What follows belongs to an exercise in optimizing a design on an open flow for small area, a short achievable clock period and few clock cycles per item; a production flow would make more cautious choices.
Function was checked by simulation only, so behaviour that the tests miss may differ from the original.
Power and IR drop assume default switching activity.

==> flow/design.v, too long to show whole: its modules and the start of the top module <==
// module RetimeShiftRegister: 32 lines
// module ctrl: 132 lines
// module bbox_FF: 29 lines
// module bbox_SRFF: 35 lines
// module bbox_SingleCounter: 62 lines
// module bbox_RetimeWrapper: 28 lines
// module bbox_RootController_sm: 185 lines
// module bbox_x140_outr_UnitPipe_sm: 496 lines
// module bbox_FF_1: 33 lines
// module bbox_CompactingCounter: 69 lines
// module bbox_CompactingIncDincCtr: 40 lines
// module bbox_Mem1D: 31 lines
// module bbox_Compactor: 6 lines
// module bbox_CompactingEnqNetwork: 73 lines
// module bbox_CompactingDeqNetwork: 23 lines
// module bbox_x76_numel_0: 153 lines
// module bbox_Mem1D_1: 31 lines
// module bbox_Compactor_1: 6 lines
// module bbox_CompactingEnqNetwork_1: 73 lines
// module bbox_CompactingDeqNetwork_1: 23 lines
// module bbox_x77_scalar_0: 153 lines
// module bbox_x83_inr_UnitPipe_sm: 184 lines
// module bbox_x83_inr_UnitPipe_kernelx83_inr_UnitPipe_concrete1: 19 lines
// module bbox_SingleCounter_1: 73 lines
// module bbox_x85_ctrchain: 63 lines
// module bbox_x119_outr_Foreach_sm: 330 lines
// module bbox_SimBlackBoxesfix2fixBox: 6 lines
// module bbox__: 13 lines
// module bbox_RetimeWrapper_46: 28 lines
// module bbox_NBufCtr: 79 lines
// module bbox_NBufCtr_2: 65 lines
// module bbox_NBufController: 294 lines
// module bbox_NBuf: 88 lines
// module bbox_b86_chain: 45 lines
// module bbox_FF_14: 29 lines
// module bbox_NBuf_1: 88 lines
// module bbox_b87_chain: 45 lines
// module bbox_FF_16: 32 lines
// module bbox_x88_reg: 94 lines
// module bbox_FF_18: 29 lines
// module bbox_x89_reg: 88 lines
// module bbox_RetimeWrapper_95: 28 lines
// module bbox_RetimeWrapper_99: 27 lines
// module bbox_x99_inr_UnitPipe_sm: 191 lines
// module bbox_RetimeWrapper_104: 27 lines
// module bbox_RetimeWrapper_105: 27 lines
// module bbox_x99_inr_UnitPipe_kernelx99_inr_UnitPipe_concrete1: 199 lines
// module bbox_SingleCounter_2: 76 lines
// module bbox_x102_ctrchain: 71 lines
// module bbox_RetimeWrapper_112: 28 lines
// module bbox_x118_inr_Foreach_sm: 215 lines
// module bbox_SimBlackBoxesfix2fixBox_3: 6 lines
// module bbox_x106: 13 lines
// module bbox_RetimeWrapper_122: 28 lines
// module bbox_fix2fixBox: 6 lines
// module bbox_x108_mul: 73 lines
// module bbox_x118_inr_Foreach_kernelx118_inr_Foreach_concrete1: 247 lines
// module bbox_x119_outr_Foreach_kernelx119_outr_Foreach_concrete1: 723 lines
// module bbox_x120_outr_UnitPipe_BBOX_kernelx120_outr_UnitPipe_BBOX_concrete1: 250 lines
// module bbox_x139_inr_UnitPipe_sm: 187 lines
// ... 5 more modules
module ctrl
  #( parameter WIDTH = 16)(
  input          clock, 
  input          reset, 
  output         index_valid, 
  output [31:0]  index, 
  output         payload_valid, 
  output [WIDTH-1:0] payload, 
  input          numel_valid, 
  output         numel_ready, 
  input  [31:0] numel, 
  input          scalar_valid, 
  output         scalar_ready, 
  input  [WIDTH-1:0]   scalar, 
  output         numelOut_valid, 
  output [31:0] numelOut, 
  input          enable, 
  output         done
);
  // ...
==> flow/run.sh <==
#!/bin/bash
# synth_recipe.tcl (not shown) runs the flow's synth.tcl, then flattens the netlist and writes it again
# the make line also repeats each setting of config.mk as NAME=value (left out here)
make -C /OpenROAD-flow-scripts/flow DESIGN_CONFIG=/design/flow/config.mk WORK_HOME=/design/flow/orfs CLKGATE_MAP_FILE= SYNTH_SCRIPT=/design/flow/synth_recipe.tcl finish
==> flow/config.mk <==
export PLATFORM = sky130hd
export DESIGN_NAME = ctrl
export DESIGN_NICKNAME = ctrl
export VERILOG_FILES = /design/flow/design.v
export SDC_FILE = /design/flow/constraint.sdc
export NUM_CORES = 4
export LEC_CHECK = 0
export CAP_MARGIN = 20
export CORE_MARGIN = 2
export CORE_UTILIZATION = 40
export SLEW_MARGIN = 20
==> flow/constraint.sdc <==
create_clock -name core_clock -period 10.0 [get_ports {clock}]
set_input_delay 2.0000 -clock core_clock [delete_from_list [all_inputs] [get_ports {clock}]]
set_output_delay 2.0000 -clock core_clock [all_outputs]
set_load 0.01 [all_outputs]
==> images/zoom.png <==
Region (188, 273) to (238, 323) um. Cells in gray, sequential cells in the stronger gray; small squares are vias.
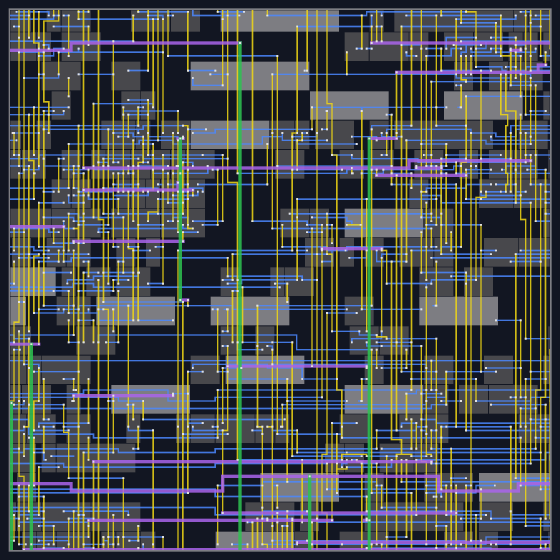
met3 -> purple
met2 -> yellow
met4 -> green
met1 -> blue
most frequent = nand3_1 (14), buf_4 (14), dfxtp_1 (14)
sequential cells in the window = 16
cells with their middle in the window = 170

==> images/final_ir_drop.png <==
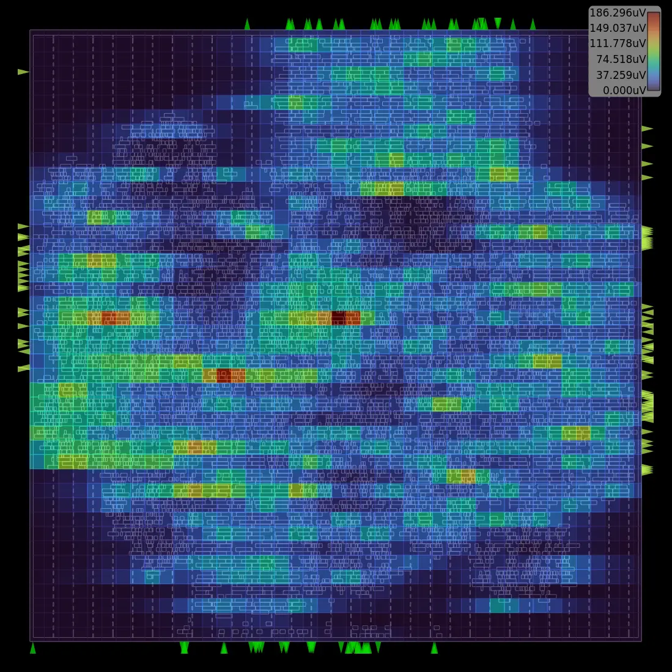
sw power: 4.48 mW
Pwr Total: 16.0 mW
Cell Pwr Density: 200 nW/um2
P_int: 11.6 mW

==> images/cts_layout.png <==
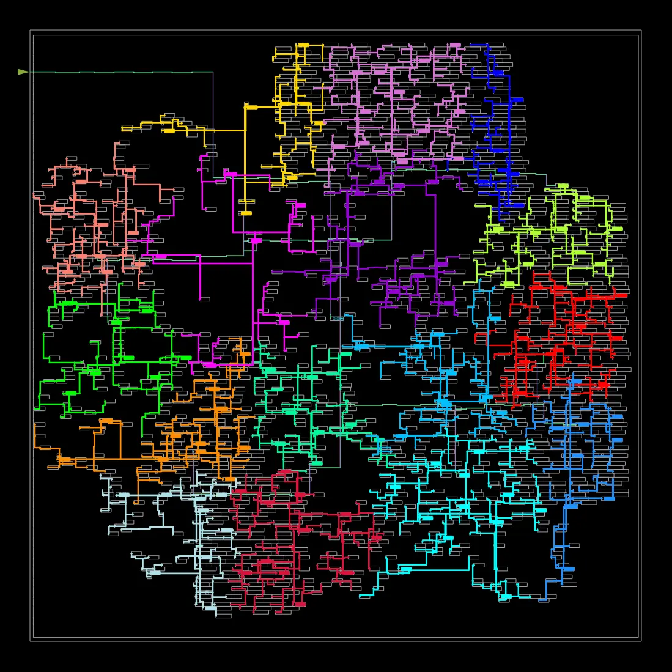
FFs & Latches: 1,468
total CTS buffers: 158
Root Buffer: clkbuf_16

==> images/port_nets.png <==
Drawn at 1 px/um.
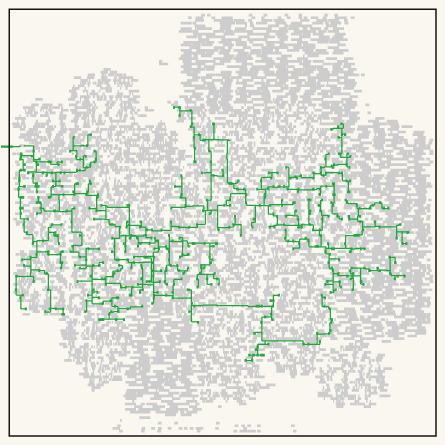
`reset` -> green  # direction input, edge left, end cells 510, buffers 8, wire 4,890 um
I/O pin count: 139
IO Port Bufs: 136

==> images/cell_classes.png <==
Drawn at 1 px/um.
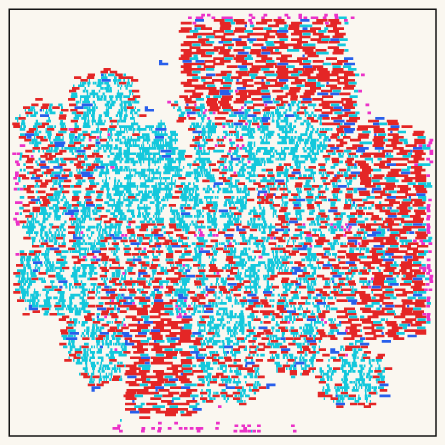
flip-flops -> red  # cells 1,468
other buffers and delay cells -> magenta  # cells 222
clock drivers and dummy loads -> blue  # cells 295
all other logic -> cyan  # cells 4,772

==> flow_metrics.tcl <==
set metrics [dict create \
    syn_inst 6571 \
    antenna_left 0 \
    die_y_um 425 \
    hp-class "reg -> reg" \
    synthFlopType "dfxtp_1" \
    grt_pass1_vias 47300 \
    synthSimpleGateAreaFrac_pct 16.3 \
    grt_pass1_wl_um 260000 \
    synth_top_family_by_area "simple AND/OR/NAND/NOR gates" \
    grt_max_degree 92 \
    wl_per_cell_um 17.8 \
    slew_viol_final 0 \
    syn_avg_cell_area_um2 10.8 \
    crit_arrival_ps 9970 \
    drive_gt1_share_pct 10.7 \
    final_common_cell "dfxtp_1" \
    synth_cell_types 91 \
    drt-vias-per-instance 5.27 \
    skew_ps 45.5 \
    grtUsageTotal_pct 17.8 \
    final_cells 9099 \
    cp_slowest_cell "or4_1" \
    routed_wl_um 162000 \
    coreArea_um2 176000 \
    worstSetupEndpointType "register" \
    status "timing/DRC/antenna clean" \
    final_cell_mix "dfxtp_1, nor2_1, edfxtp_1, nand2_1, inv_1" \
    required_ps 10670 \
    synth_edf_count 632 \
    drtPass1Iterations 6 \
    r2r_setup_slack_ps 700 \
    worstHoldPathCells 1 \
    crit_path_start_kind "register" \
    clockBufferDepth 3 \
    place_congestion 0.854 \
    max_freq_ghz 0.108 \
    ctsHoldBuffers 0 \
    synth_compound_area_share_pct 6.47 \
    leakagePower_nw 30.6 \
    crit_fanout 31 \
    dieArea_um2 181000 \
    grt_antenna_before_repair 1 \
    area_growth_syn_to_layout_pct 13.2 \
    async_flop_share_pct 0 \
    reg2reg_depth 33 \
    dp_hpwl_um 108000 \
    rsz0062_at_grt "no" \
    setup_tns_ps 0 \
    ys_ff_latch 1468 \
    cpPeakStageDelay_ps 580 \
    clk_pin_slew_ps 60 \
    maxCapViolCount 0 \
    htreeDepth 4 \
    synth_warnings 32 \
    synth_nets 7020 \
    synth_area_um2 71000 \
    muxShareOfSynthArea_pct 10.0 \
    dp.cells 8800 \
    synthAdderAreaFrac_pct 7.86 \
    drtIter0Drc 2949 \
    crit_top_cell "ha_1" \
    rows 154 \
    drc_errors 0 \
    die_w_um 425 \
    fin_nets 7071 \
    multi_input_area_um2 32900 \
    cts_tree "done" \
    clk_latency_ps 800 \
    num_vias 48000 \
    fillCellCount 16200 \
    gr-total-overflow 0 \
    tightest_slew_ps 1100 \
    ys_seq_area_share_pct 50.3 \
    synthXorXnorAreaFrac_pct 5.36 \
    ir_drop_mv 0.181 \
    criticalPathCategory "reg -> reg" \
    setup_viol 0 \
    hold_viol 0 \
    final.period_utilization_pct 93.0 \
    ff_latch_area_um2 35700 \
    clock-sinks 1468 \
    start_util_pct 40.3 \
    slew_headroom_pct 26.3 \
    fin_crit_ps 9300 \
]
Testbench counts, summed over its fixed seeds: cycles 22,440, items 16,296.
## worst max-delay path, delay by kind of cell (launching register included)
kind	cells	cell delay (ps)
mux	1	350
simple gates	13	3690
fa+ha+maj	5	1640
flops	1	380
compound gates	10	2550
buf+inv	4	550
## final cells by class
class	instances	area share (%)
Tap cell	2340	3.64
Multi-Input combinational cell	4432	40.9
Timing Repair Buffer	222	2.53
Inverter	340	1.59
Sequential cell	1468	44.5
Clock buffer	217	5.57
Antenna cell	2	0.00623
Clock inverter	78	1.26
## Yosys cell counts, types with 26 or more instances
library cell	count	area (um2)
fa_1	83	1660
a211oi_1	30	225
o31ai_1	32	240
nor2b_1	151	945
or4_1	67	503
and3_1	57	357
a31oi_1	38	238
nor3_1	194	971
nand2b_1	36	225
clkbuf_1	241	905
nand3_1	139	696
o21bai_1	29	218
and2_1	42	263
buf_1	50	188
dfxtp_1	836	16700
mux2i_1	224	2240
nand2_1	499	1870
nor2_1	787	2950
inv_1	339	1270
xor2_1	148	1300
or3_1	71	444
nand4_1	84	526
or2_2	26	163
ha_1	313	3920
buf_2	33	165
edfxtp_1	632	19000
xnor2_1	281	2460
mux2_2	117	1320
nor4_1	120	751
mux4_2	158	3560
a21oi_1	280	1400
o21ai_0	112	561
a21o_1	34	255
## where the power goes
| part | total (mW) | switching (mW) | leakage (nW) | internal [mW] |
|---|---|---|---|---|
| Clock | 6.08 | 2.49 | 2.68 | 3.59 |
| Sequential | 6.55 | 0.131 | 12.6 | 6.42 |
| Combinational | 3.41 | 1.86 | 15.3 | 1.55 |
## through the flow
| stage | instance area, um2 | setup slack, ps | hold slack, ps | util (%) | power, mW |
|---|---|---|---|---|---|
| 2_1_floorplan | 71000 | 709 | 367 | - | 9.32 |
| 3_3_place_gp | 74800 | 462 | 375 | 42.4 | 10.0 |
| 3_5_place_dp | 74800 | 352 | 379 | 42.4 | 10.1 |
| 4_1_cts | 80300 | 294 | 398 | 45.5 | 16.2 |
| 5_1_grt | 80400 | 9.17 | 417 | 45.6 | 16.9 |
| 6_report | 80400 | 701 | 390 | 45.6 | 16.0 |
## per-layer routing
layer | share of wire, % | GRT usage [%]
met5 | 0 | 0
met4 | 2.4 | 4.88
met1 | 45 | 23.5
met3 | 4.0 | 2.78
met2 | 48 | 30.2
## repair_timing
action	4_1_cts	5_1_grt
hold endpoints to repair	0	0
endpoints found under the setup margin	0	19
resized for setup	0	6
setup buffers	0	0

-- static timing again, ports no longer ideal --
No port has a modelled driver above. Below, the same layout with a new extraction and two added sets of constraints.
Step 1 (the two cells are an assumption about what drives the block):
set clk [get_ports {clock}]
set_driving_cell -lib_cell sky130_fd_sc_hd__clkbuf_16 $clk
set_driving_cell -lib_cell sky130_fd_sc_hd__buf_2 [delete_from_list [all_inputs] $clk]
Step 2 moves the port delays by t, midway between the first and last clock arrival at a register: inputs arrive t later, outputs are due t later. That takes back most of the time a late clock gives input paths.
a / b / c = ideal / step 1 / step 2; a / b = the first two.
shift t [ns]: 0.861
setup slack, ns: 0.701 / 0.701 / 0.701
hold WS [ns]: 0.390 / 0.390 / 0.390
worst register clock-pin slew, ns: 0.07 / 0.07
worst data-port slew with drivers (ns): 0.09
After both steps this run still meets setup and hold. The setup slack of this run moves by 0.000 ns with the drivers and by 0.000 ns with both steps.
